Context: an optimization exercise on an open-source flow, tuned for small area. The choices shown serve that exercise and are no tape-out recipe.
In this exercise RTL edits were held to simulation tests only and were not proved equivalent to the original.
The series may have gaps, and a smaller design here may also do less where the tests do not look.

**design/flow/config.mk**
```make
export PLATFORM = sky130hd
export DESIGN_NAME = arbiter256
export DESIGN_NICKNAME = arbiter256
export VERILOG_FILES = /design/flow/design.v
export SDC_FILE = /design/flow/constraint.sdc
export NUM_CORES = 4
export LEC_CHECK = 0
export CAP_MARGIN = 20
export CORE_MARGIN = 2
export CORE_UTILIZATION = 40
export SLEW_MARGIN = 20
```
**design/flow/constraint.sdc**
```tcl
create_clock -name core_clock -period 3.5 [get_ports {clock}]
set_input_delay 0.7000 -clock core_clock [delete_from_list [all_inputs] [get_ports {clock}]]
set_output_delay 0.7000 -clock core_clock [all_outputs]
set_load 0.01 [all_outputs]
```
**design/flow/design.v**
```verilog
function integer min (
	input integer a, b
);
begin
	min = a < b ? a : b;
end
endfunction
function integer max (
	input integer a, b
);
begin
	max = a > b ? a : b;
end
endfunction
function integer flog2 (
	input integer number
);
integer i;
integer count;
begin
	flog2 = 0;
	for(i = 0; i < 32; i = i + 1)
	begin
		if(number&(1<<i))
			flog2 = i;
	end
end
endfunction
function integer clog2 (
	input integer number
);
integer i;
integer count;
begin
	clog2 = 0;
	count = 0;
	for(i = 0; i < 32; i = i + 1)
	begin
		if(number&(1<<i))
		begin
			clog2 = i;
			count = count + 1;
		end
	end
	if(count > 1)
		clog2 = clog2 + 1;
end
endfunction
function integer mux_sum (
	input integer width, select_width
);
integer i, number;
begin
	mux_sum = 0;
	number = 1;
	for(i = select_width; i > 0 && number <= width; i = i - 1)
	begin
		mux_sum = mux_sum + i*(number);
		number = number * 2;
	end
end
endfunction
`timescale 1ns / 1ps
module arbiter_x2 #(
	parameter width = 0,
	parameter select_width = 1
)(
	input enable,
	input [width-1:0] req,
	output reg [width-1:0] grant,
	output reg [select_width-1:0] select,
	output reg valid,
	input clock,
	input reset
);
function integer min (
	input integer a, b
);
begin
	min = a < b ? a : b;
end
endfunction
function integer max (
	input integer a, b
);
begin
	max = a > b ? a : b;
end
endfunction
function integer flog2 (
	input integer number
);
integer i;
integer count;
begin
	flog2 = 0;
	for(i = 0; i < 32; i = i + 1)
	begin
		if(number&(1<<i))
			flog2 = i;
	end
end
endfunction
function integer clog2 (
	input integer number
);
integer i;
integer count;
begin
	clog2 = 0;
	count = 0;
	for(i = 0; i < 32; i = i + 1)
	begin
		if(number&(1<<i))
		begin
			clog2 = i;
			count = count + 1;
		end
	end
	if(count > 1)
		clog2 = clog2 + 1;
end
endfunction
function integer mux_sum (
	input integer width, select_width
);
integer i, number;
begin
	mux_sum = 0;
	number = 1;
	for(i = select_width; i > 0 && number <= width; i = i - 1)
	begin
		mux_sum = mux_sum + i*(number);
		number = number * 2;
	end
end
endfunction
parameter width1 = 1 << ((clog2(width)/2) + (clog2(width)%2));
parameter select_width1 = clog2(width1);
parameter width0 = width/width1;
parameter select_width0 = clog2(width0);
genvar g;
wire [width-1:0] grant1;
wire [(width0*select_width1)-1:0] select1;
wire [width0-1:0] enable1;
wire [width0-1:0] req0;
wire [width0-1:0] grant0;
wire [select_width0-1:0] select0;
wire valid0;
wire [select_width1-1:0] select_mux[width0-1:0];
assign enable1 = grant0 & req0;
always @(posedge clock, posedge reset)
begin
	if(reset)
	begin
		valid <= 0;
		grant <= 0;
		select <= 0;
	end
	else
	begin
		valid <= valid0;
		grant <= grant1;
		select <= { select0, select_mux[select0] };
	end
end
arbiter #(
	.width(width1),
	.select_width(select_width1)
) stage1_arbs[width0-1:0] (
	.enable(enable1),
	.req(req),
	.grant(grant1),
	.select(select1),
	.valid(req0),
	.clock(clock),
	.reset(reset)
);
arbiter #(
	.width(width0),
	.select_width(select_width0)
) stage0_narb (
	.enable(enable),
	.req(req0),
	.grant(grant0),
	.select(select0),
	.valid(valid0),
	.clock(clock),
	.reset(reset)
);
generate
for(g = 0; g < width0; g = g + 1)
begin: gen_mux
	assign select_mux[g] = select1[((g+1)*select_width1)-1-:select_width1];
end
endgenerate
endmodule
module arbiter #(
	parameter width = 0,
	parameter select_width = 1
)(
	input enable,
	input [width-1:0] req,
	output reg [width-1:0] grant,
	output reg [select_width-1:0] select,
	output reg valid,
	input clock,
	input reset
);
function integer min (
	input integer a, b
);
begin
	min = a < b ? a : b;
end
endfunction
function integer max (
	input integer a, b
);
begin
	max = a > b ? a : b;
end
endfunction
function integer flog2 (
	input integer number
);
integer i;
integer count;
begin
	flog2 = 0;
	for(i = 0; i < 32; i = i + 1)
	begin
		if(number&(1<<i))
			flog2 = i;
	end
end
endfunction
function integer clog2 (
	input integer number
);
integer i;
integer count;
begin
	clog2 = 0;
	count = 0;
	for(i = 0; i < 32; i = i + 1)
	begin
		if(number&(1<<i))
		begin
			clog2 = i;
			count = count + 1;
		end
	end
	if(count > 1)
		clog2 = clog2 + 1;
end
endfunction
function integer mux_sum (
	input integer width, select_width
);
integer i, number;
begin
	mux_sum = 0;
	number = 1;
	for(i = select_width; i > 0 && number <= width; i = i - 1)
	begin
		mux_sum = mux_sum + i*(number);
		number = number * 2;
	end
end
endfunction
genvar g;
wire [2*width-2:0] interconnect_req;
wire [2*width-2:0] interconnect_grant;
wire [width-2:0] interconnect_select;
wire [mux_sum(width,clog2(width))-1:0] interconnect_mux;
assign interconnect_req[2*width-2-:width] = req;
assign interconnect_grant[0] = enable;
assign interconnect_mux[mux_sum(width,clog2(width))-1-:width/2] = interconnect_select[width-2-:width/2];
always @(posedge clock, posedge reset)
begin
	if(reset)
	begin
		valid <= 0;
		grant <= 0;
		select <= 0;
	end
	else
	begin
		valid <= interconnect_req[0];
		grant <= interconnect_grant[2*width-2-:width];
		select <= interconnect_mux[clog2(width)-1:0];
	end
end
generate
for(g = width; g >= 2; g = g / 2)
begin: gen_arb
	arbiter_node nodes[(g/2)-1:0] (
		.enable(interconnect_grant[g-2-:g/2]),
		.req(interconnect_req[2*g-2-:g]),
		.grant(interconnect_grant[2*g-2-:g]),
		.select(interconnect_select[g-2-:g/2]),
		.valid(interconnect_req[g-2-:g/2]),
		.clock(clock),
		.reset(reset)
	);
end
endgenerate
generate
for(g = width/2; g >= 2; g = g / 2)
begin: gen_mux
	mux_array #(
		.width(g/2)
	) mux_array[clog2(width/g)-1:0] (
		.in(interconnect_mux[mux_sum(g,clog2(width))-1-:clog2(width/g)*g]),
		.select(interconnect_select[g-2-:g/2]),
		.out(interconnect_mux[mux_sum(g/2,clog2(width))-(g/2)-1-:clog2(width/g)*g/2])
	);
	assign interconnect_mux[mux_sum(g/2,clog2(width))-1-:g/2] = interconnect_select[g-2-:g/2];
end
endgenerate
endmodule
module mux_array #(
	parameter width = 0
)(
	input [(2*width)-1:0] in,
	input [width-1:0] select,
	output [width-1:0] out
);
mux_node nodes[width-1:0] (
	.in(in),
	.select(select),
	.out(out)
	);
endmodule
module mux_node (
	input [1:0] in,
	input select,
	output out
);
assign out = select ?  in[1] : in[0];
endmodule
module arbiter_node (
	input enable,
	input [1:0] req,
	output [1:0] grant,
	output select,
	output valid,
	input clock,
	input reset
);
reg grant_state;
wire next_state;
assign grant[0] = req[0] & ~grant_state & enable;
assign grant[1] = req[1] & grant_state & enable;
assign select = grant_state;
assign valid = (req[0] & ~grant_state) | req[1];
assign next_state = (req[1] & ~req[0]) | (req[1] & grant_state);
always @(posedge clock, posedge reset)
begin
	if(reset)
		grant_state <= 0;
	else
		grant_state <= next_state;
end
endmodule
`timescale 1ns / 1ps
module arbiter256 (
	input enable,
	input [255:0] req,
	output [255:0] grant,
	output [7:0] select,
	output valid,
	input clock,
	input reset
);
arbiter #(
	.width(256),
	.select_width(8)
) arbiter (
	.enable(enable),
	.req(req),
	.grant(grant),
	.select(select),
	.valid(valid),
	.clock(clock),
	.reset(reset)
);
endmodule
```
**design/flow/run.sh**
```bash
#!/bin/bash
# synth_recipe.tcl (not shown) runs the flow's synth.tcl, then flattens the netlist and writes it again
# the make line also repeats each setting of config.mk as NAME=value (left out here)
make -C /OpenROAD-flow-scripts/flow DESIGN_CONFIG=/design/flow/config.mk WORK_HOME=/design/flow/orfs CLKGATE_MAP_FILE= SYNTH_SCRIPT=/design/flow/synth_recipe.tcl finish
```
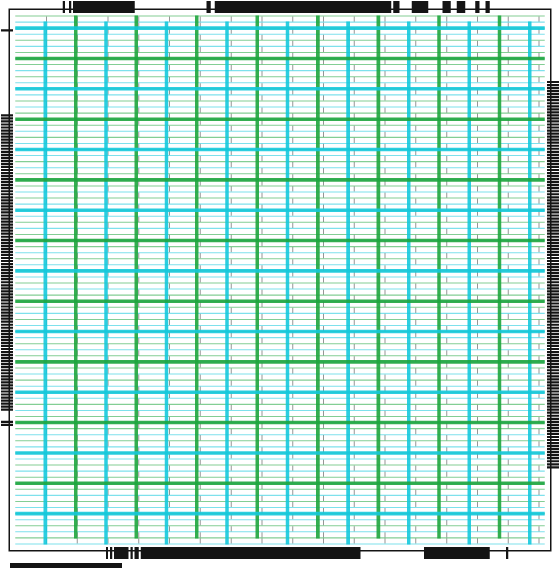
run_1/pdn.png
The bar under the picture is 50 µm long. Pins as bars on the die edge. Tap cells in grey.
Key: cyan = VSS; green = VDD
524 signal pins sit on the boundary. 17 straps on met5. 756 tap cells. 88 met1 rails follow the rows.

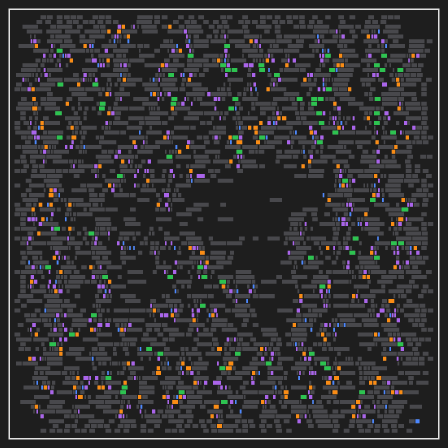
run_1/gate_families.png
Key: orange = AND and OR gates [cells 173, where spread over the die]; purple = NAND gates [cells 358, where spread over the die]; green = multiplexers [cells 82, where spread over the die]; blue = inverters [cells 100, where spread over the die]

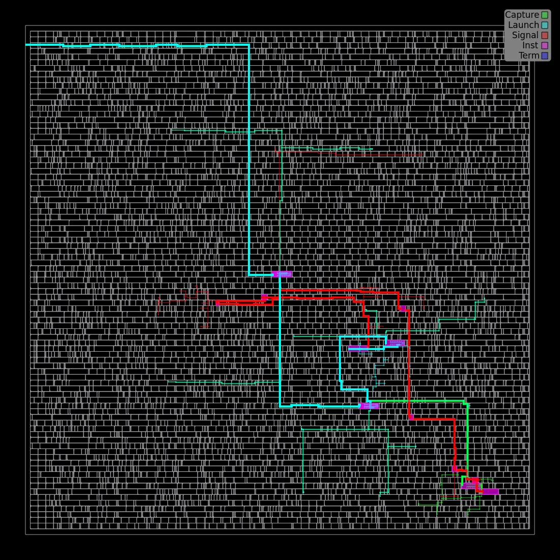
run_1/final_worst_path.png
Final min period: 2.70 ns
Final WS setup: 0.798 ns
final core occ: 55.1%

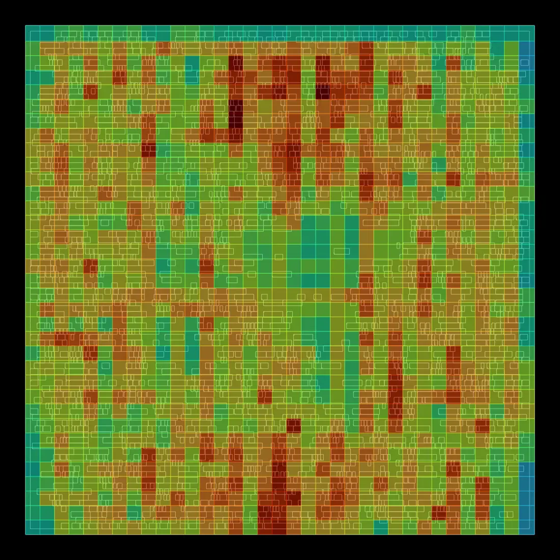
run_1/final_congestion.png
GRT met3 Usage: 6.11%
gr busiest metal: met2
Global Route met2 Usage: 38.3%
GRT met1 Usage: 28.9%
gr usage total: 23.1%

[run 1: cell usage after synthesis, drive strengths merged (4+ instances only)]
library cell	number
o21a	6
o21bai	19
o211ai	8
nand4b	6
nor2b	166
dfrtp	520
nor4	45
a21o	38
mux2i	76
a211o	8
nor4b	5
and3	23
o41ai	4
nand3b	6
buf	9
nand2	162
nand4	20
inv	100
mux2	6
and2b	5
or2	5
nand2b	122
a21oi	126
nor2	260
nor3	95
nand3	42
o21ai	9
clkbuf	54
nor3b	14
and4	12
and2	117
a211oi	85
[run 1: state kept, by name, indices dropped and copies added, names as in the netlist]
name,count
arbiter.grant,256
arbiter.gen_arb.nodes.grant_state,255
arbiter.select,8
arbiter.valid,1
[run 1: cell families after synthesis]
logic type / count (synthesis) / synth area share, %
flops: 520 / 57.4
mux: 82 / 3.65
simple gates: 1117 / 26.1
compound gates: 326 / 10.1
buf+inv: 163 / 2.74
==> key figures, run 1 <==
Worst setup path
  • Levels on crit path: 6
  • Max stage delay cell, worst path: dfrtp_1
  • R2R Setup Slk: 0.80 ns
  • Reg-to-Reg End: arbiter.grant[192]
  • Crit-path cells: buf_4 > nand2_1 > or3_1 > nor3_1 > and2_1 > nor3b_1
  • CP required: 4.02 ns
  • Reg2reg path depth: 6
  • Top Family by Delay on Critical Path: simple AND/OR/NAND/NOR gates
  • CP max FO: 12
  • Setup crit end: arbiter.grant[192]
  • Crit. End Element: register
  • Setup crit start: arbiter.gen_arb[2].nodes[0].grant_state
  • CP peak stage delay: 0.56 ns
  • Setup crit start kind: register
  • Crit Path Category: reg -> reg
  • Worst path bufs/invs: 1
  • FF-to-FF Start: arbiter.gen_arb[2].nodes[0].grant_state

Layout
  • Count of non-CTS buffers in the layout: 549
  • Antenna Cells: 14
  • Fraction of area in clock buffers and inverters: 6.45%
  • Fin area: 0.0309 mm²
  • Non-CTS inverters: 100
  • NonClk Buf Share: 17.9%
  • Largest class: sequential cells
  • Fill cell count: 5,010
  • Most frequent cells in the layout: 523 x clkdlybuf4s50_1, 520 x dfrtp_1, 260 x nor2_1
  • Seq cells: 520
  • Clock buffers: 87

Floorplan
  • Tap Cells: 756
  • Core area: 0.0562 mm²
  • FP Rows: 87
  • # IOs: 524
  • Die H: 242 µm
  • Die Wd: 242 µm

STA
  • Worst slew margin: 47.1%
  • Max-slew violations: 0
  • Final clock skew: 0.0159 ns
  • RSZ-0062 raised after global routing: no
  • Fin Setup TNS: 0 ns
  • F_max: 370 MHz

Global routing
  • Grt ovf: 0
  • Number of global-route vias before repair: 18.3k
  • Largest net degree at the start of global routing: 96
  • First-pass GRT wire length: 105,000 µm

Clock network
  • Clock latency on the worst-skew pair: 0.61 ns
  • Clock H-tree levels: 2
  • CTS tree: yes
  • Clock Sinks: 520
  • Hold buffer count at CTS: 0
  • Post-CTS Repair Setup Buffers: 0
  • CTS root buf: clkbuf_16
  • Clock-pin slew on the worst setup and hold paths: 0.06 ns
  • CTS Buffer Depth: 3
  • Inserted Clock Buffers: 57

Synth
  • Ranking of synthesized cells by area: dfrtp_1 57%, nor2b_1 4.6%, nor2_1 4.3%
  • Cells after synthesis: 2,208
  • Avg Inst Size Synth: 10.3 µm²
  • Largest area contributor in the netlist: dfrtp_1
  • Post-synth ARST share: 100%

Routing
  • Highest routed metal layer: met5
  • Via density: 5.04
  • Routed wire length: 68,600 µm
  • DRC: 0
  • Metal2 WL: 33,000 µm
  • Wl on met1: 28,700 µm
  • Drt first pass iters: 5
  • DR vias: 18.0k

Flow run
  • Maxcap violations: 0

Placed design
  • Placed Cells: 3,450
  • HPWL Detailed: 53,600 µm
  • GPL Wtd Cong: 0.887
  • Dpl cell area: 0.0289 mm²
  • Port Buffers: 523

Status
  • Status: timing/DRC/antenna clean
run_1/clock_map.png
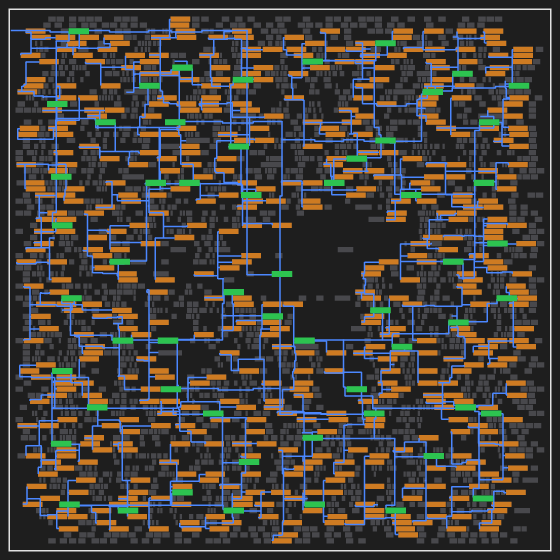

==> run 2, diff against run 1 <==
==> design/flow/design.v (replaced) <==
function integer min (
	input integer a, b
);
begin
	min = a < b ? a : b;
end
endfunction
function integer max (
	input integer a, b
);
begin
	max = a > b ? a : b;
end
endfunction
function integer flog2 (
	input integer number
);
integer i;
integer count;
begin
	flog2 = 0;
	for(i = 0; i < 32; i = i + 1)
	begin
		if(number&(1<<i))
			flog2 = i;
	end
end
endfunction
function integer clog2 (
	input integer number
);
integer i;
integer count;
begin
	clog2 = 0;
	count = 0;
	for(i = 0; i < 32; i = i + 1)
	begin
		if(number&(1<<i))
		begin
			clog2 = i;
			count = count + 1;
		end
	end
	if(count > 1)
		clog2 = clog2 + 1;
end
endfunction
function integer mux_sum (
	input integer width, select_width
);
integer i, number;
begin
	mux_sum = 0;
	number = 1;
	for(i = select_width; i > 0 && number <= width; i = i - 1)
	begin
		mux_sum = mux_sum + i*(number);
		number = number * 2;
	end
end
endfunction
`timescale 1ns / 1ps
module arbiter (
	input enable,
	input [255:0] req,
	output [255:0] grant,
	output reg [7:0] select,
	output reg valid,
	input clock,
	input reset
);
reg [255:1] s;
wire [511:1] v;
wire [255:1] s_next;
assign v[511:256] = req;
genvar h;
generate
for(h = 1; h < 256; h = h + 1)
begin: gen_node
	assign v[h] = (v[2*h] & ~s[h]) | v[2*h+1];
	assign s_next[h] = v[2*h+1] & (~v[2*h] | s[h]);
end
endgenerate
wire [7:0] p;
assign p[7] = s[1];
assign p[6] = s[{1'b1, p[7]}];
assign p[5] = s[{1'b1, p[7:6]}];
assign p[4] = s[{1'b1, p[7:5]}];
assign p[3] = s[{1'b1, p[7:4]}];
assign p[2] = s[{1'b1, p[7:3]}];
assign p[1] = s[{1'b1, p[7:2]}];
assign p[0] = s[{1'b1, p[7:1]}];
wire hit = req[p];
reg hit_q;
always @(posedge clock, posedge reset)
begin
	if(reset)
	begin
		s <= 0;
		select <= 0;
		valid <= 0;
		hit_q <= 0;
	end
	else
	begin
		s <= s_next;
		select <= p;
		valid <= v[1];
		hit_q <= hit & enable;
	end
end
assign grant = {255'd0, hit_q} << select;
endmodule
`timescale 1ns / 1ps
module arbiter256 (
	input enable,
	input [255:0] req,
	output [255:0] grant,
	output [7:0] select,
	output valid,
	input clock,
	input reset
);
arbiter arbiter (
	.enable(enable),
	.req(req),
	.grant(grant),
	.select(select),
	.valid(valid),
	.clock(clock),
	.reset(reset)
);
endmodule
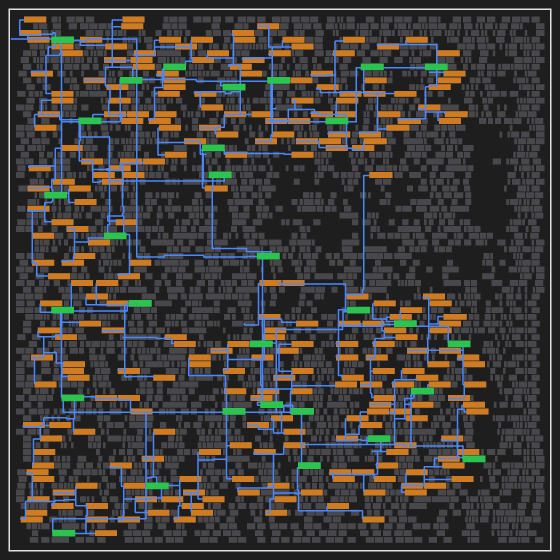
run_2/clock_map.png
Key: green = cells driving clock nets [count 30]; orange = flip-flops [count 265]; blue = clock wires [length 4,050 µm]
Position of the flops: spread over the die.

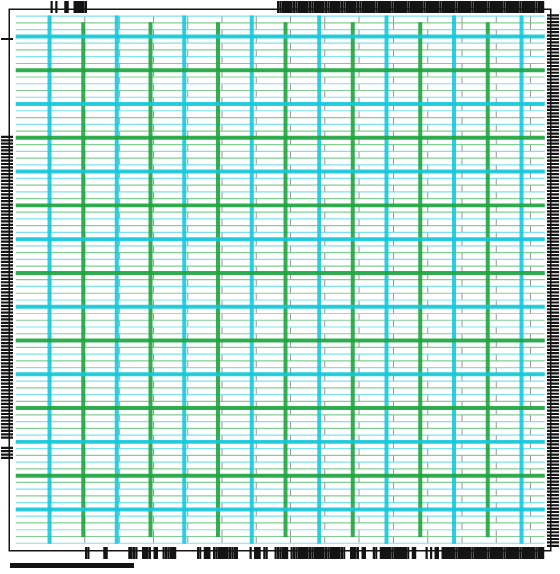
run_2/pdn.png
The bar under the picture is 50 µm long. Pins as bars on the die edge. Tap cells in grey.
Key: green = VDD; cyan = VSS
524 signal pins sit on the boundary. 79 met1 rails follow the rows. 15 straps on met4. 600 tap cells. 15 straps on met5.

==> key figures, run 2 <==
Routing
  • Highest routed metal layer: met5
  • Metal2 WL: 47,800 µm (+45%)
  • DR vias: 22.3k (+24%)
  • Via density: 5.71 (+13%)
  • Antenna Violating Nets Remaining: 0
  • Routed wire length: 101,000 µm (+47%)
  • Drt first pass iters: 7 (+2)
  • DRC: 0 (unchanged)
  • Wl on met1: 36,800 µm (+28%)

Status
  • Violated checks: setup timing
  • Status: complete, but fails checks

Floorplan
  • # IOs: 524 (unchanged)
  • Die Wd: 217 µm (-10%)
  • FP Rows: 78 (-10%)
  • Core area: 0.0452 mm² (-20%)
  • Die H: 217 µm (-10%)

Global routing
  • Number of global-route vias before repair: 22.1k (+21%)
  • GRT met3 Usage: 8.08% (+2.0 points)
  • Gr usage total: 41.5% (+18 points)
  • First-pass GRT wire length: 144,000 µm (+37%)
  • GRT met1 Usage: 47.7% (+19 points)
  • Gr busiest metal: met2
  • Global Route met2 Usage: 71.0% (+33 points)
  • Largest net degree at the start of global routing: 96 (unchanged)

Synth
  • Post-synth ARST share: 100% (unchanged)
  • Post-Synth Adder-Cell Area: 0% (unchanged)
  • Cells after synthesis: 2,333 (+5.7%)
  • Avg Inst Size Synth: 7.81 µm² (-24%)
  • Synth Area in Compound Gates: 17.4% (+7.3 points)
  • Largest area contributor in the netlist: dfrtp_1
  • Simple-gate area share of the yosys netlist: 33.4% (+7.3 points)
  • Synth top cells by count: 672 x nor2_1, 284 x nor2b_1, 265 x dfrtp_1
  • Yosys reg bits: 265
  • Xor and xnor area share after synthesis: 0.0962% (+0.096 points)
  • Ranking of synthesized cells by area: dfrtp_1 36%, nor2_1 14%, nor2b_1 9.8%
  • Post-synthesis mux area share: 8.47% (+4.8 points)
  • Most frequent cell after synthesis: nor2_1

Worst setup path
  • Max stage delay cell, worst path: mux4_2
  • CP most frequent cell: buf_4
  • Top Family by Delay on Critical Path: compound AO/OA/AOI/OAI gates
  • Crit Path Category: reg -> reg
  • Crit. End Element: register
  • Worst path bufs/invs: 11 (+10)
  • Setup crit start kind: register
  • CP required: 3.98 ns (-0.04 ns)

STA
  • Final clock skew: 0.0337 ns (+0.0178 ns)
  • Max-slew violations: 0 (unchanged)
  • Worst slew margin: 54.7% (+7.6 points)
  • F_max: 114 MHz (-69%)
  • RSZ-0062 raised after global routing: yes
  • Final WS setup: -5.27 ns (-6.07 ns)
  • Final Cycle Share: 251%
  • Fin Setup TNS: -12.21 ns (-12.21 ns)
  • # setup viols final: 4
  • Final min period: 8.77 ns (+6.07 ns)

Placed design
  • GPL Wtd Cong: 1.03 (+16%)
  • Dpl cell area: 0.0275 mm² (-4.9%)
  • Placed Cells: 3,807 (+10%)
  • Port Buffers: 523 (unchanged)

Clock network
  • Clock Sinks: 265 (-49%)
  • CTS tree: yes
  • Clock latency on the worst-skew pair: 0.61 ns (about the same)
  • CTS Buffer Depth: 3 (unchanged)
  • CTS root buf: clkbuf_16
  • Inserted Clock Buffers: 30 (-47%)
  • Clock H-tree levels: 1 (-1)
  • Hold buffer count at CTS: 0 (unchanged)
  • Post-CTS Repair Setup Buffers: 37 (+37)

Layout
  • Layout area overhead: 62.8%
  • Register bank with the most flops: arbiter.s
  • Max reg flops: 255 (-0.39%)
  • Most frequent cells in the layout: 670 x nor2_1, 519 x clkdlybuf4s50_1, 461 x buf_4
  • Final core occ: 65.6% (+11 points)
  • Regs by FF count: arbiter.s: 255 flops, arbiter.select: 8 flops

Flow run
  • Maxcap violations: 0 (unchanged)
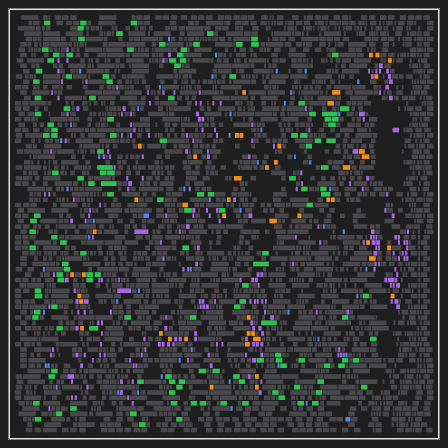
run_2/gate_families.png
Key: blue = inverters [cells 50, where spread over the die]; purple = NAND gates [cells 252, where spread over the die]; green = multiplexers [cells 147, where spread over the die]; orange = AND and OR gates [cells 47]

==> run 2: layout make-up <==
type,count,area [µm²]
flip-flops and latches,265,6640
clock buffers,44,863
inverters,50,196
fillers,3883,15500
multi-input cells,1908,11500
well taps,600,751
diodes,3,7.51
repair buffers,1033,9500
clock inverters,12,150
==> run 2: worst paths after layout <==
kind	start	to	slack [ns]	depth (start not counted)
setup / recovery	arbiter.s[1]	arbiter.hit_q	-5.27	39
hold / removal	arbiter.s[59]	arbiter.s[59]	0.54	2
setup reg to reg	arbiter.s[1]	arbiter.hit_q	-5.27	39
hold reg to reg	arbiter.s[59]	arbiter.s[59]	0.54	2
max in group asynchronous	reset	arbiter.select[2]	2.12	4
min in group asynchronous	reset	arbiter.s[197]	0.59	3

## port drivers added, routing unchanged
The flow's constraints put no driver on any port. The routed layouts listed below were extracted and timed again, unchanged, in two steps. Step 1 assumes that a clkbuf_16 drives the clock port and a buf_2 every other input. Step 2 moves the port delays by t, midway between the first and last clock arrival at a register: inputs arrive t later, outputs are due t later. That takes back most of the time a late clock gives input paths. a / b / c = ideal / step 1 / step 2; a / b = the first two.
run | shift t [ns] | setup slack, ns | latest minus earliest clock arrival (ns) | cell pins on the clock port's net
run 1 | 0.661 | 0.798 / 0.798 / 0.246 | 0.018 / 0.017 | 1
run 2 | 0.649 | -5.269 / -5.269 / -5.269 | 0.035 / 0.035 | 1
The setup slack of run 1, which loses most, moves by 0.000 ns with the drivers and by -0.552 ns with both steps.
